This is an optimization exercise on Yosys and OpenROAD, whose aim is small area, a short achievable clock period and few clock cycles per item, not a production implementation. Function was checked by simulation only, so behaviour that the tests miss may differ from the original. Some runs may be left out. An edit can pass the tests and still lose a function that they never use.

==> flow/design.v, too long to show whole: its modules and the start of the top module <==
// module FFT: 753 lines
module FFT(clk, rst_n, in_valid, din_r, din_i, out_valid, dout_r, dout_i);
  // ...
==> flow/flow/run.sh <==
#!/bin/bash
# The standard layout (standard.sh), with repair_timing aiming for extra setup slack.
# The clock, the SDC and every other constraint are unchanged; only the optimisation target moves.
set -euo pipefail
export SETUP_SLACK_MARGIN=8
bash standard.sh synth > synth.log 2>&1
bash standard.sh finish > layout.log 2>&1
==> flow/standard.sh <==
#!/bin/bash
# synth_recipe.tcl (not shown) runs the flow's synth.tcl, then flattens the netlist and writes it again
# the make line also repeats each setting of config.mk as NAME=value (left out here)
make -C /OpenROAD-flow-scripts/flow DESIGN_CONFIG=/design/flow/config.mk WORK_HOME=/design/flow/orfs CLKGATE_MAP_FILE= SYNTH_SCRIPT=/design/flow/synth_recipe.tcl "${@:-finish}"
==> flow/config.mk <==
export PLATFORM = sky130hd
export DESIGN_NAME = FFT
export DESIGN_NICKNAME = FFT
export VERILOG_FILES = /design/flow/design.v
export SDC_FILE = /design/flow/constraint.sdc
export NUM_CORES = 4
export LEC_CHECK = 0
export CAP_MARGIN = 0
export CORE_MARGIN = 2
export CORE_UTILIZATION = 40
export CTS_BUF_LIST = sky130_fd_sc_hd__clkbuf_2 sky130_fd_sc_hd__clkbuf_4
export PLACE_DENSITY = 0.6
export SLEW_MARGIN = 0
==> flow/constraint.sdc <==
create_clock -name core_clock -period 12.0 [get_ports {clk}]
set_input_delay 2.4000 -clock core_clock [delete_from_list [all_inputs] [get_ports {clk}]]
set_output_delay 2.4000 -clock core_clock [all_outputs]
set_load 0.01 [all_outputs]
**Run 1: metal 1**

Bar = 100 um. Supply wires on this layer in grey.
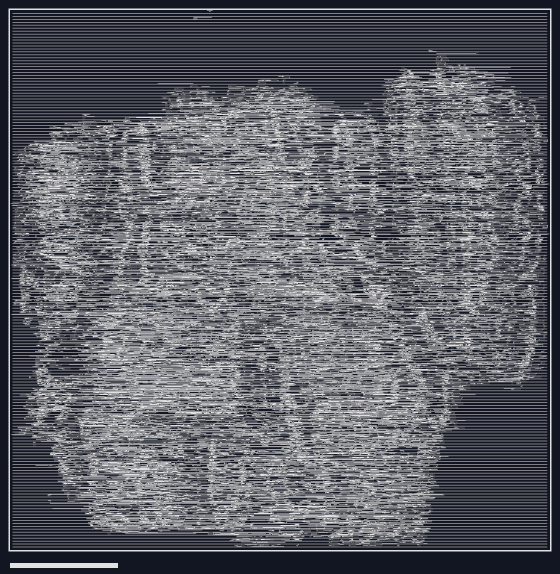
longest straight run: 180 um
nets with wire on the layer: 11040
wire length on this layer: 133 mm
share of all routed wire: 42%
main direction: horizontal

**Run 1: met2 routing**

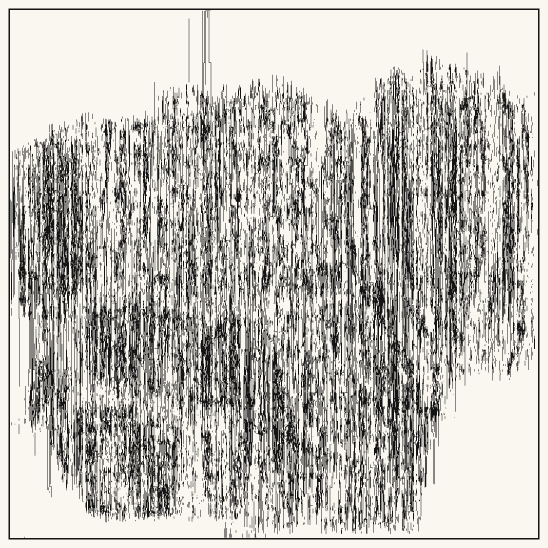
longest straight run: 182 um
nets with wire on the layer: 9763
wire length on this layer: 144 mm

**Run 1: the metal 3 layer**

Bar = 100 um.
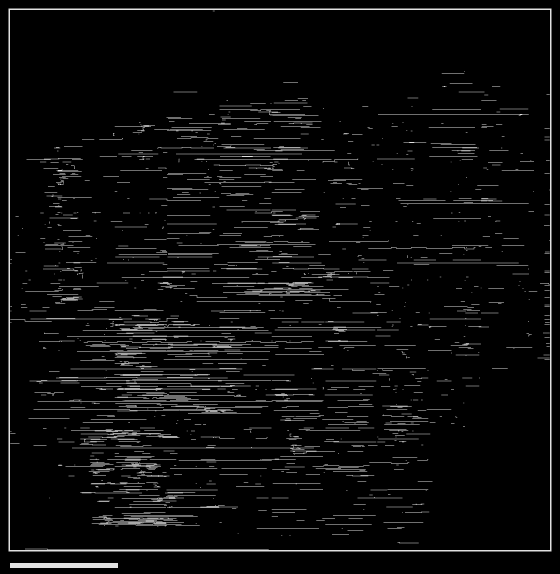
wire length on this layer: 22.8 mm
main direction: horizontal
nets with wire on the layer: 830
drt total wl: 314600 um
GR Layer Usage met3: 0.04757
Vias: 71770

==> reports/metrics.csv, run 1 <==
stage,metric,value,unit
run_status,status,timing/DRC/antenna clean,
clocking,clk latency of the worst-skew pair,1.46,ns
yosys,post-synthesis register bit count,1754,
sta,RSZ-0062 raised after global routing,true,
yosys,Yosys top cell area share,0.3574,
place,DP HPWL,240900,um
yosys,Compound-Gate Fraction of Synth Area,0.1371,
critical_path,flop2flop setup slack,7.90,ns
sta,Tcrit/Tclk final,0.3559,
sta,fin worst setup slack,7.729,ns
place,placed insts,12710,
floorplan,Die ar.,248300,um^2
clocking,Hold Buf Count CTS,0,
run,Max Cap Viol,0,
grt,GRT Util Overall,0.2476,
worst_hold_path,WHS Path Cells,0,
critical_path,Startpoint Class,flop,
clocking,Post-CTS Setup Bufs,39,
cells_and_area,multi-input gates,6196,
sta,final worst path period need,4.271,ns
critical_path,CP Cell Sequence,buf_2,
cells_and_area,most frequent cells in the layout,"dfxtp_1, inv_1, fa_1",
critical_path,WP buf/inv,1,
cells_and_area,sequential cell area share,0.3245,
routing,post-route ant nets,0,
grt,largest net degree at the start of global routing,85,
clocking,post-cts resize count,240,
cells_and_area,fin cells,13610,
sta,Rel. slew slack,0.1370,
floorplan,Die Height,498.3,um
yosys,post-synthesis simple-gate area fraction,0.07420,
floorplan,Tap Count,3202,
cells_and_area,ant diodes,23,
cells_and_area,Final Net Count,11600,
critical_path,"Req. time, crit path",9.60,ns
grt,initial antenna violation count,33,
cells_and_area,Fill cells,23260,
place,Setup WS pre-CTS,6.850,ns
yosys,most instantiated cells after synthesis,"dfxtp_1, inv_1, fa_1",
routing,Pre-antenna DRT Iters,13,
sta,worst hold margin,0.2599,ns
cells_and_area,Seq Cell Count,1754,
routing,Vias/cell,5.274,
critical_path,CP Class,flop to output port,
yosys,Post-Synthesis Cells,9829,
routing,initial drt markers,6623,
place,IO Port Bufs,59,
floorplan,initial core utilization,0.4022,
cells_and_area,ratio of cells with drive above 1 in the final layout,0.1123,
place,GPL Wtd Cong,0.9589,
worst_hold_path,type of the worst min-delay path,flop to flop,
critical_path,Setup crit end kind,output port,
yosys,largest family of logic cells by synthesized area,adder cells,
floorplan,Die Width,498.3,um
critical_path,CP arrival,1.87,ns
sta,Max Slew Vio Count,0,
critical_path,crit path max fanout,2,
cells_and_area,Signal buf overhead,0.02261,
cells_and_area,clock network share of area,0.05006,
cells_and_area,Non-clk bufs,241,
clocking,CTS max path bufs,4,
cells_and_area,largest class,multi-input gates,
routing,top sig layer,met5,
grt,Global Route met2 Usage,0.3980,
yosys,xor/xnor share of the synthesized area,0.08961,
floorplan,I/O Pins,60,
routing,met2 routed WL,143900,um
cells_and_area,clkbuf count,632,
sta,Clock Skew,0.1685,ns
sta,setup_tns,0,ns
grt,first-pass GRT wire length,460600,um
critical_path,Worst path depth,1,
clocking,Num CTS Buffers,454,
yosys,number of synthesized flops with an enable pin,0,
routing,drc violations,0,
yosys,syn_nets,11370,
yosys,synth top area cells,"dfxtp_1, fa_1, ha_1, xnor2_1, inv_1",
yosys,largest area contributor in the netlist,dfxtp_1,
critical_path,CP top delay family,flip-flops,
critical_path,cell depth of the worst flop-to-flop path,15,
cells_and_area,fin util,0.4478,
yosys,most frequent cell after synthesis,dfxtp_1,
grt,GRT overflow,0,
clocking,# H-tree levels,5,
sta,worst slew pin tran,1.285,ns
critical_path,CP max stage delay,0.38,ns
routing,met1 wire length,133000,um
clocking,CTS Sinks,1754,
cells_and_area,Sequential Area,35300,um^2
cells_and_area,fraction of area in multi-input gates,0.5161,
sta,fmax,234.2,MHz
sta,# setup viols final,0,
cells_and_area,Multi-input gate area,56160,um^2
routing,WL met3,22750,um
yosys,Post-Syn Area,97740,um^2
yosys,sequential share of the synthesized area,0.3597,
clocking,CTS tree,yes,
yosys,fraction of registers with async set/reset,0.005131,
floorplan,core area,243000,um^2
cells_and_area,Layout Cell Area excl Fill,108800,um^2
critical_path,"Slowest-stage cell, CP",dfrtp_1,
grt,vias in the first global route,73190,
yosys,Syn Area/Cell,9.944,um^2
clocking,Worst-path clk slew,0.07,ns
yosys,Synth cell types,80,
place,placed cell areas,101400,um^2
yosys,synth warn,9,
grt,met1 usage,0.3225,
yosys,dominant synthesized flop cell,dfxtp_1,
sta,endpoints failing hold,0,
cells_and_area,"most common cell after layout, fill and taps aside",dfxtp_1,
floorplan,Core Rows,181,
cells_and_area,Non-clk invs,1415,
routing,Avg WL per Cell,23.12,um
clocking,Root Buffer,clkbuf_4,
grt,GRT busiest layer,met2,
cells_and_area,Layout area overhead,11.32,%
yosys,multiplexer share of the synthesized area,0.009793,
yosys,post-synthesis adder-cell area fraction,0.2569,
Testbench counts for the RTL of run 1, summed over its fixed seeds: cycles 26,496, frames 384.
**Run 1: worst path highlighted**

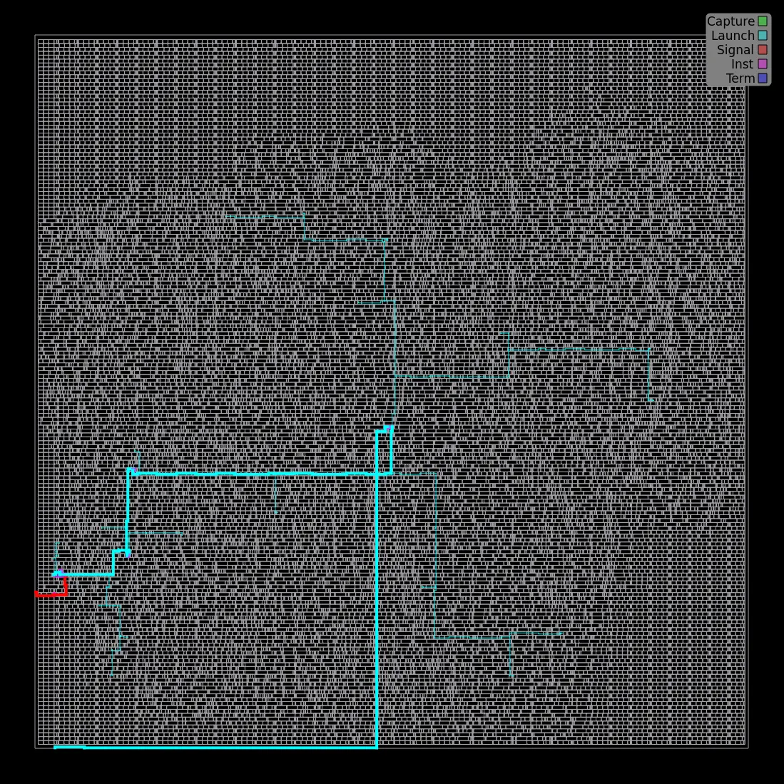

==> run 2, diff against run 1 <==
--- a/flow/config.mk
+++ b/flow/config.mk
@@ -8,6 +8,5 @@
 export CAP_MARGIN = 0
 export CORE_MARGIN = 2
 export CORE_UTILIZATION = 40
-export CTS_BUF_LIST = sky130_fd_sc_hd__clkbuf_2 sky130_fd_sc_hd__clkbuf_4
 export PLACE_DENSITY = 0.6
 export SLEW_MARGIN = 0
**Run 2: worst path highlighted**

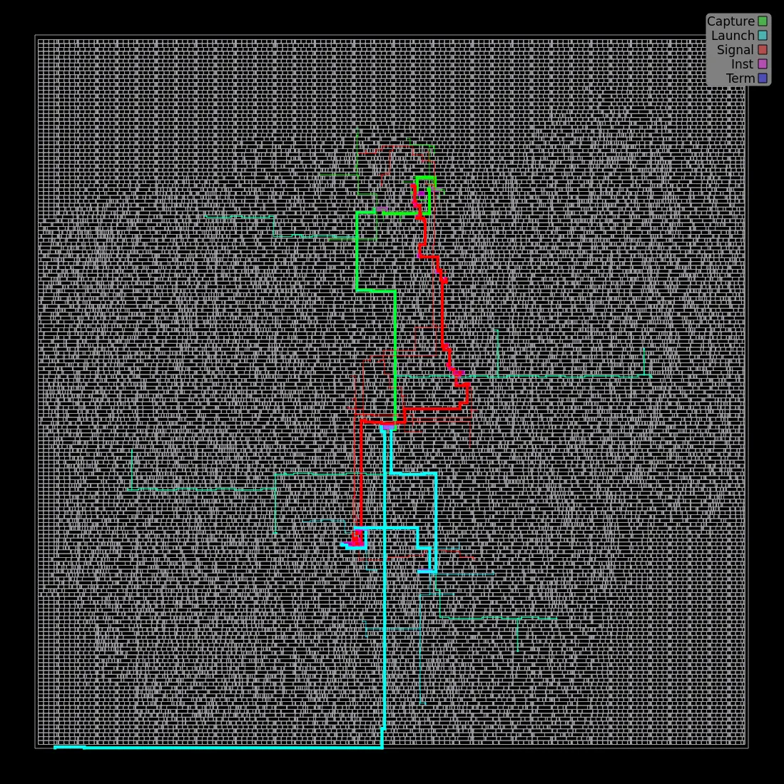
final worst path period need: 3.973 ns
setup_tns: 0 ns
fin cells: 13180
fin util: 0.4533
fin worst setup slack: 8.027 ns

**Run 2: signal wires on met4**

Supply wires on this layer in grey.
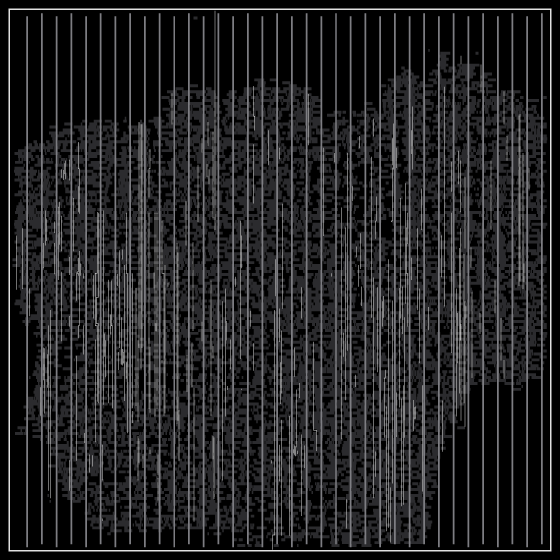
main direction: vertical
share of all routed wire: 4.4%
nets with wire on the layer: 162
Vias: 70150
drt total wl: 312400 um

**Run 2: congestion heat map**

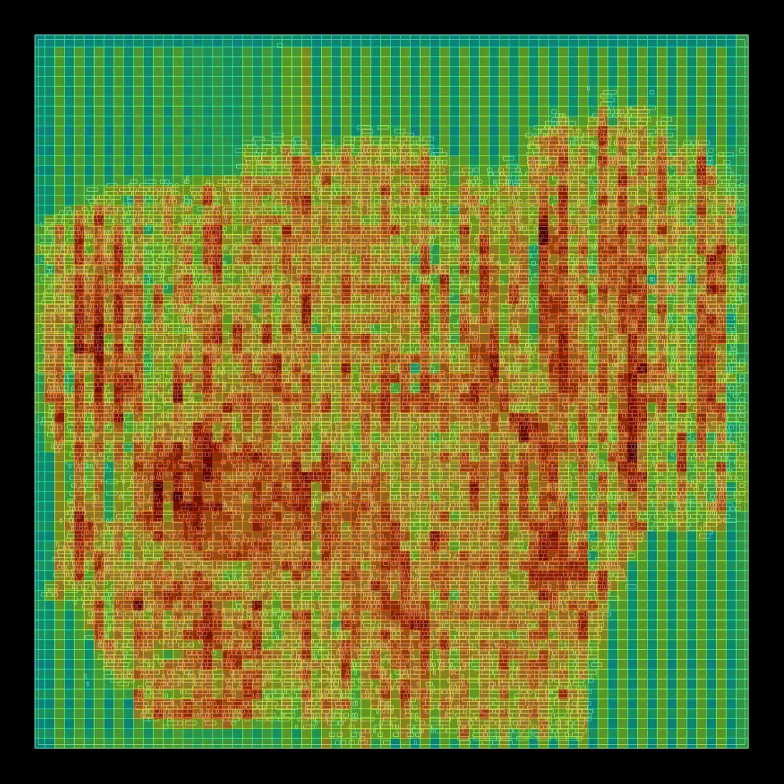
GRT Util Overall: 0.2456
GRT busiest layer: met2
Global Route met2 Usage: 0.3954
Avg WL per Cell: 23.71 um

==> reports/metrics.csv, run 2 <==
stage,metric,value,unit,change
grt,largest net degree at the start of global routing,85,,unchanged
critical_path,crit path max fanout,25,,+23
cells_and_area,multi-input gates,6196,,unchanged
critical_path,"Slowest-stage cell, CP",fa_1,,
routing,initial drt markers,6565,,-0.88%
run_status,status,timing/DRC/antenna clean,,
yosys,Post-Syn Area,97740,um^2,unchanged
grt,initial antenna violation count,35,,+6.1%
clocking,CTS max path bufs,3,,-1
critical_path,CP top delay family,compound AO/OA/AOI/OAI gates,,
yosys,Compound-Gate Fraction of Synth Area,0.1371,,unchanged
grt,first-pass GRT wire length,455400,um,-1.1%
cells_and_area,clock network share of area,0.05961,,+0.009548
sta,RSZ-0062 raised after global routing,true,,
clocking,post-cts resize count,158,,-34%
cells_and_area,largest class,multi-input gates,,
floorplan,Die ar.,248300,um^2,unchanged
cells_and_area,Layout area overhead,12.69,%,
sta,Tcrit/Tclk final,0.3311,,-0.02478
routing,met2 routed WL,142500,um,-0.93%
place,GPL Wtd Cong,0.9589,,unchanged
sta,Rel. slew slack,0.2026,,+0.06567
place,IO Port Bufs,59,,unchanged
routing,met1 wire length,133300,um,+0.22%
cells_and_area,Fill cells,22850,,-1.8%
worst_hold_path,WHS Path Cells,0,,unchanged
floorplan,Core Rows,181,,unchanged
cells_and_area,Non-clk invs,1415,,unchanged
floorplan,Die Height,498.3,um,unchanged
yosys,synth top area cells,"dfxtp_1, fa_1, ha_1, xnor2_1, inv_1",,
critical_path,CP max stage delay,0.45,ns,+0.07 ns
critical_path,Setup crit end kind,flop,,
cells_and_area,ratio of cells with drive above 1 in the final layout,0.08072,,-0.03158
cells_and_area,Sequential Area,35330,um^2,about the same
yosys,post-synthesis register bit count,1754,,unchanged
clocking,CTS Sinks,1754,,unchanged
clocking,Post-CTS Setup Bufs,46,,+18%
cells_and_area,"most common cell after layout, fill and taps aside",dfxtp_1,,
critical_path,CP arrival,4.73,ns,+2.86 ns
routing,WL met3,22690,um,-0.28%
floorplan,initial core utilization,0.4022,,unchanged
cells_and_area,most frequent cells in the layout,"dfxtp_1, inv_1, fa_1",,
place,placed cell areas,101400,um^2,unchanged
yosys,dominant synthesized flop cell,dfxtp_1,,
sta,worst hold margin,0.3250,ns,+0.06508 ns
place,placed insts,12710,,unchanged
yosys,most frequent cell after synthesis,dfxtp_1,,
sta,fmax,251.7,MHz,+7.5%
cells_and_area,fraction of area in multi-input gates,0.5098,,-0.006316
critical_path,cell depth of the worst flop-to-flop path,17,,+2
yosys,post-synthesis simple-gate area fraction,0.07420,,unchanged
yosys,Syn Area/Cell,9.944,um^2,unchanged
sta,endpoints failing hold,0,,unchanged
yosys,syn_nets,11370,,unchanged
floorplan,I/O Pins,60,,unchanged
**Run 2: metal 1**

Bar = 100 um. Supply wires on this layer in grey.
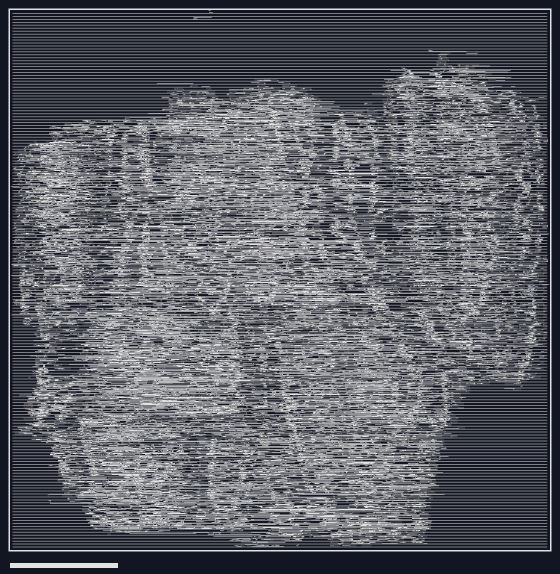

==> run 3, diff against run 2 <==
--- a/flow/config.mk
+++ b/flow/config.mk
@@ -8,5 +8,6 @@
 export CAP_MARGIN = 0
 export CORE_MARGIN = 2
 export CORE_UTILIZATION = 40
+export CTS_BUF_LIST = sky130_fd_sc_hd__clkbuf_4 sky130_fd_sc_hd__clkbuf_8
 export PLACE_DENSITY = 0.6
 export SLEW_MARGIN = 0
**Run 3: metal 1**

Bar = 100 um. Supply wires on this layer in grey.
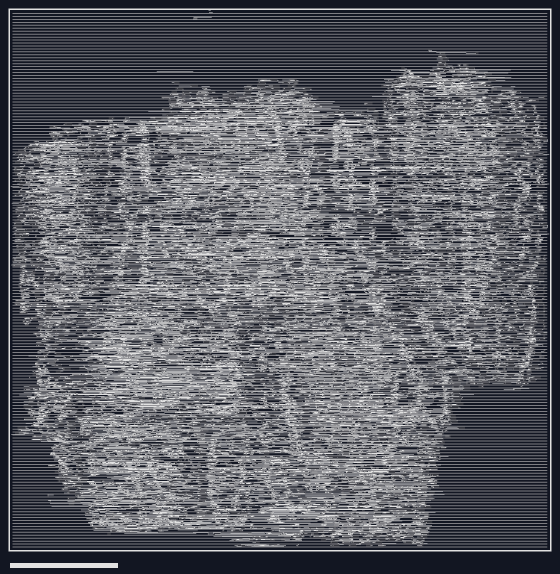
main direction: horizontal
longest straight run: 141 um

**Run 3: congestion heat map**

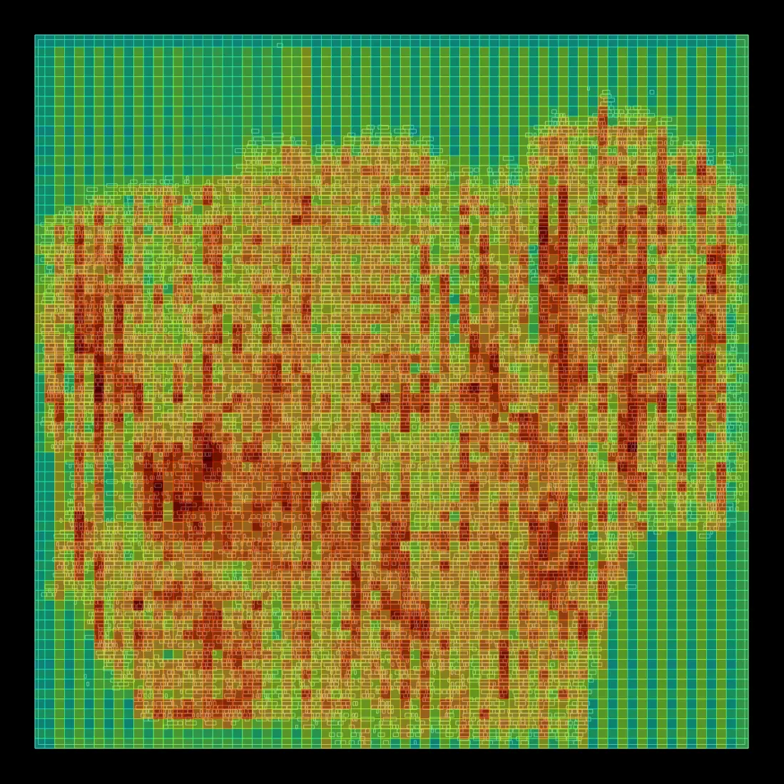
Global Route met2 Usage: 0.3961
GR Layer Usage met3: 0.04734
met1 usage: 0.3242
GRT Util Overall: 0.2469
Avg WL per Cell: 23.56 um

==> reports/metrics.csv, run 3 <==
stage,metric,value,unit,change
run_status,status,timing/DRC/antenna clean,,
cells_and_area,Seq Cell Count,1754,,
grt,initial antenna violation count,40,,+14%
clocking,Post-CTS Setup Bufs,41,,-11%
yosys,synth warn,9,,
sta,Tcrit/Tclk final,0.3304,,-0.0006800
place,DP HPWL,240900,um,
cells_and_area,Final Net Count,11450,,
place,IO Port Bufs,59,,unchanged
yosys,most frequent cell after synthesis,dfxtp_1,,
critical_path,"Slowest-stage cell, CP",dfxtp_4,,
critical_path,CP most frequent cell,xnor2_1,,
routing,drc violations,0,,
critical_path,crit path max fanout,52,,+110%
yosys,sequential share of the synthesized area,0.3597,,
yosys,Synth cell types,80,,
cells_and_area,clock network share of area,0.05816,,-0.001441
critical_path,CP top delay family,compound AO/OA/AOI/OAI gates,,
sta,worst slew pin tran,1.284,ns,
yosys,Post-Syn Area,97740,um^2,unchanged
routing,top sig layer,met5,,
yosys,synth top area cells,"dfxtp_1, fa_1, ha_1, xnor2_1, inv_1",,
routing,Vias,70740,,+0.84%
floorplan,Die Height,498.3,um,unchanged
clocking,Num CTS Buffers,306,,
place,GPL Wtd Cong,0.9589,,unchanged
cells_and_area,Fill cells,22990,,+0.63%
yosys,most instantiated cells after synthesis,"dfxtp_1, inv_1, fa_1",,
sta,fin worst setup slack,8.035,ns,+0.008160 ns
sta,final worst path period need,3.965,ns,-0.008160 ns
critical_path,CP max stage delay,0.40,ns,-0.05 ns
clocking,Hold Buf Count CTS,0,,
yosys,multiplexer share of the synthesized area,0.009793,,
cells_and_area,"most common cell after layout, fill and taps aside",dfxtp_1,,
routing,met2 routed WL,143200,um,+0.50%
yosys,largest family of logic cells by synthesized area,adder cells,,
sta,worst hold margin,0.3089,ns,-0.01610 ns
routing,initial drt markers,6347,,-3.3%
clocking,Root Buffer,clkbuf_8,,
yosys,post-synthesis adder-cell area fraction,0.2569,,
yosys,post-synthesis register bit count,1754,,unchanged
yosys,dominant synthesized flop cell,dfxtp_1,,
sta,endpoints failing hold,0,,unchanged
run,Max Cap Viol,0,,
grt,largest net degree at the start of global routing,85,,unchanged
routing,drt total wl,314000,um,+0.51%
routing,Pre-antenna DRT Iters,14,,
critical_path,cell depth of the worst flop-to-flop path,15,,-2
routing,post-route ant nets,0,,
routing,Vias/cell,5.308,,
critical_path,CP Class,flop to flop,,
yosys,syn_nets,11370,,unchanged
yosys,largest area contributor in the netlist,dfxtp_1,,
cells_and_area,ratio of cells with drive above 1 in the final layout,0.09843,,+0.01770
cells_and_area,Signal buf overhead,0.02089,,
sta,fmax,252.2,MHz,+0.21%
yosys,post-synthesis simple-gate area fraction,0.07420,,unchanged
grt,vias in the first global route,71850,,
grt,GRT busiest layer,met2,,
cells_and_area,sequential cell area share,0.3225,,
floorplan,Die ar.,248300,um^2,unchanged
critical_path,"Req. time, crit path",12.89,ns,
cells_and_area,Layout area overhead,12.03,%,
clocking,clk latency of the worst-skew pair,1.07,ns,
clocking,CTS tree,yes,,
floorplan,Core Rows,181,,unchanged
yosys,xor/xnor share of the synthesized area,0.08961,,
critical_path,Setup crit end kind,flop,,
floorplan,Tap Count,3202,,
yosys,Compound-Gate Fraction of Synth Area,0.1371,,unchanged
critical_path,WP buf/inv,1,,
cells_and_area,clkbuf count,451,,
sta,Max Slew Vio Count,0,,
cells_and_area,Sequential Area,35310,um^2,about the same
floorplan,core area,243000,um^2,
grt,GRT overflow,0,,
place,placed cell areas,101400,um^2,unchanged
yosys,fraction of registers with async set/reset,0.005131,,
clocking,Worst-path clk slew,0.07,ns,
routing,met1 wire length,132500,um,-0.55%
cells_and_area,ant diodes,16,,
cells_and_area,Non-clk invs,1415,,unchanged
cells_and_area,most frequent cells in the layout,"dfxtp_1, inv_1, fa_1",,
worst_hold_path,type of the worst min-delay path,flop to flop,,
critical_path,CP Cell Sequence,buf_8 > a22o_1 > a221oi_1 > xnor2_1 > ha_1 > and3_1 > a32o_1 > a311oi_2 > a211oi_1 > nor4_1 > a21oi_1 > a211oi_2 > o21bai_1 > a21oi_2 > xnor2_1,,
yosys,number of synthesized flops with an enable pin,0,,
cells_and_area,fin util,0.4506,,-0.002667
clocking,CTS Sinks,1754,,unchanged
sta,setup_tns,0,ns,unchanged
cells_and_area,Layout Cell Area excl Fill,109500,um^2,
critical_path,Worst path depth,15,,
sta,RSZ-0062 raised after global routing,true,,
cells_and_area,largest class,multi-input gates,,
cells_and_area,Non-clk bufs,231,,
cells_and_area,fin cells,13330,,+1.1%
floorplan,initial core utilization,0.4022,,unchanged
cells_and_area,fraction of area in multi-input gates,0.5124,,+0.002605
floorplan,I/O Pins,60,,unchanged
sta,Clock Skew,0.09803,ns,
critical_path,Startpoint Class,flop,,
cells_and_area,multi-input gates,6196,,unchanged
clocking,post-cts resize count,244,,+54%
yosys,Post-Synthesis Cells,9829,,
cells_and_area,Multi-input gate area,56110,um^2,
clocking,CTS max path bufs,4,,+1
critical_path,CP arrival,4.85,ns,+0.12 ns
clocking,# H-tree levels,5,,
sta,# setup viols final,0,,
grt,first-pass GRT wire length,458400,um,+0.66%
sta,Rel. slew slack,0.1410,,-0.06159
routing,WL met3,23890,um,+5.3%
yosys,Syn Area/Cell,9.944,um^2,unchanged
critical_path,flop2flop setup slack,8.03,ns,
worst_hold_path,WHS Path Cells,0,,unchanged
floorplan,Die Width,498.3,um,
place,placed insts,12710,,unchanged
place,Setup WS pre-CTS,6.850,ns,
yosys,Yosys top cell area share,0.3574,,
**Run 3: met2 routing**

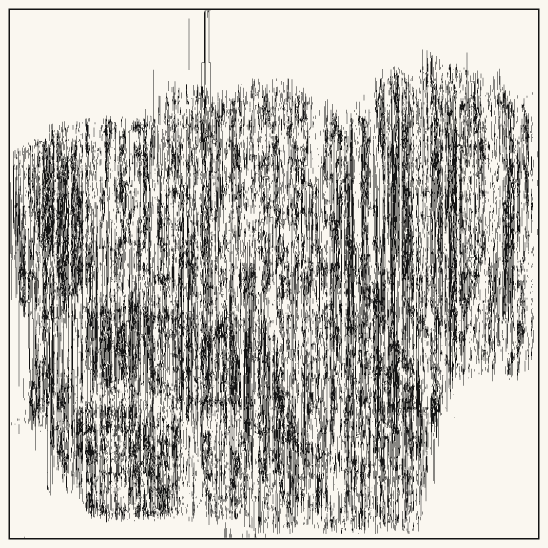
main direction: vertical
share of all routed wire: 46%
wire length on this layer: 143 mm
longest straight run: 190 um
nets with wire on the layer: 9599

==> separate check: timing with driven ports <==
How much do the figures lean on ideal ports? The routed layouts below were timed once more, with nothing changed but the port constraints.
Step 1 sets driving cells, clkbuf_16 on the clock port and buf_2 on the other inputs (assumed; they add their load-dependent delay and slew).
Step 2 times the ports against the registers' clock, not the clock port: input delays grow and output delays shrink by t, the midpoint of the rising clock arrivals with the driver on.
Three values: no drivers, after step 1, after step 2; two values: the first two.
| run | t (ns) | setup slack, ns | hold slack, ns |
|---|---|---|---|
| run 1 | 1.459 | 7.729 / 7.647 / 6.746 | 0.260 / 0.260 / 0.260 |
| run 2 | 0.912 | 8.027 / 8.017 / 7.105 | 0.325 / 0.325 / 0.325 |
| run 3 | 1.086 | 8.035 / 7.980 / 6.998 | 0.309 / 0.309 / 0.309 |
After both steps setup and hold are still met in every run listed. The setup slack of run 3, which loses most, moves by -0.055 ns with the drivers and by -1.037 ns with both steps.
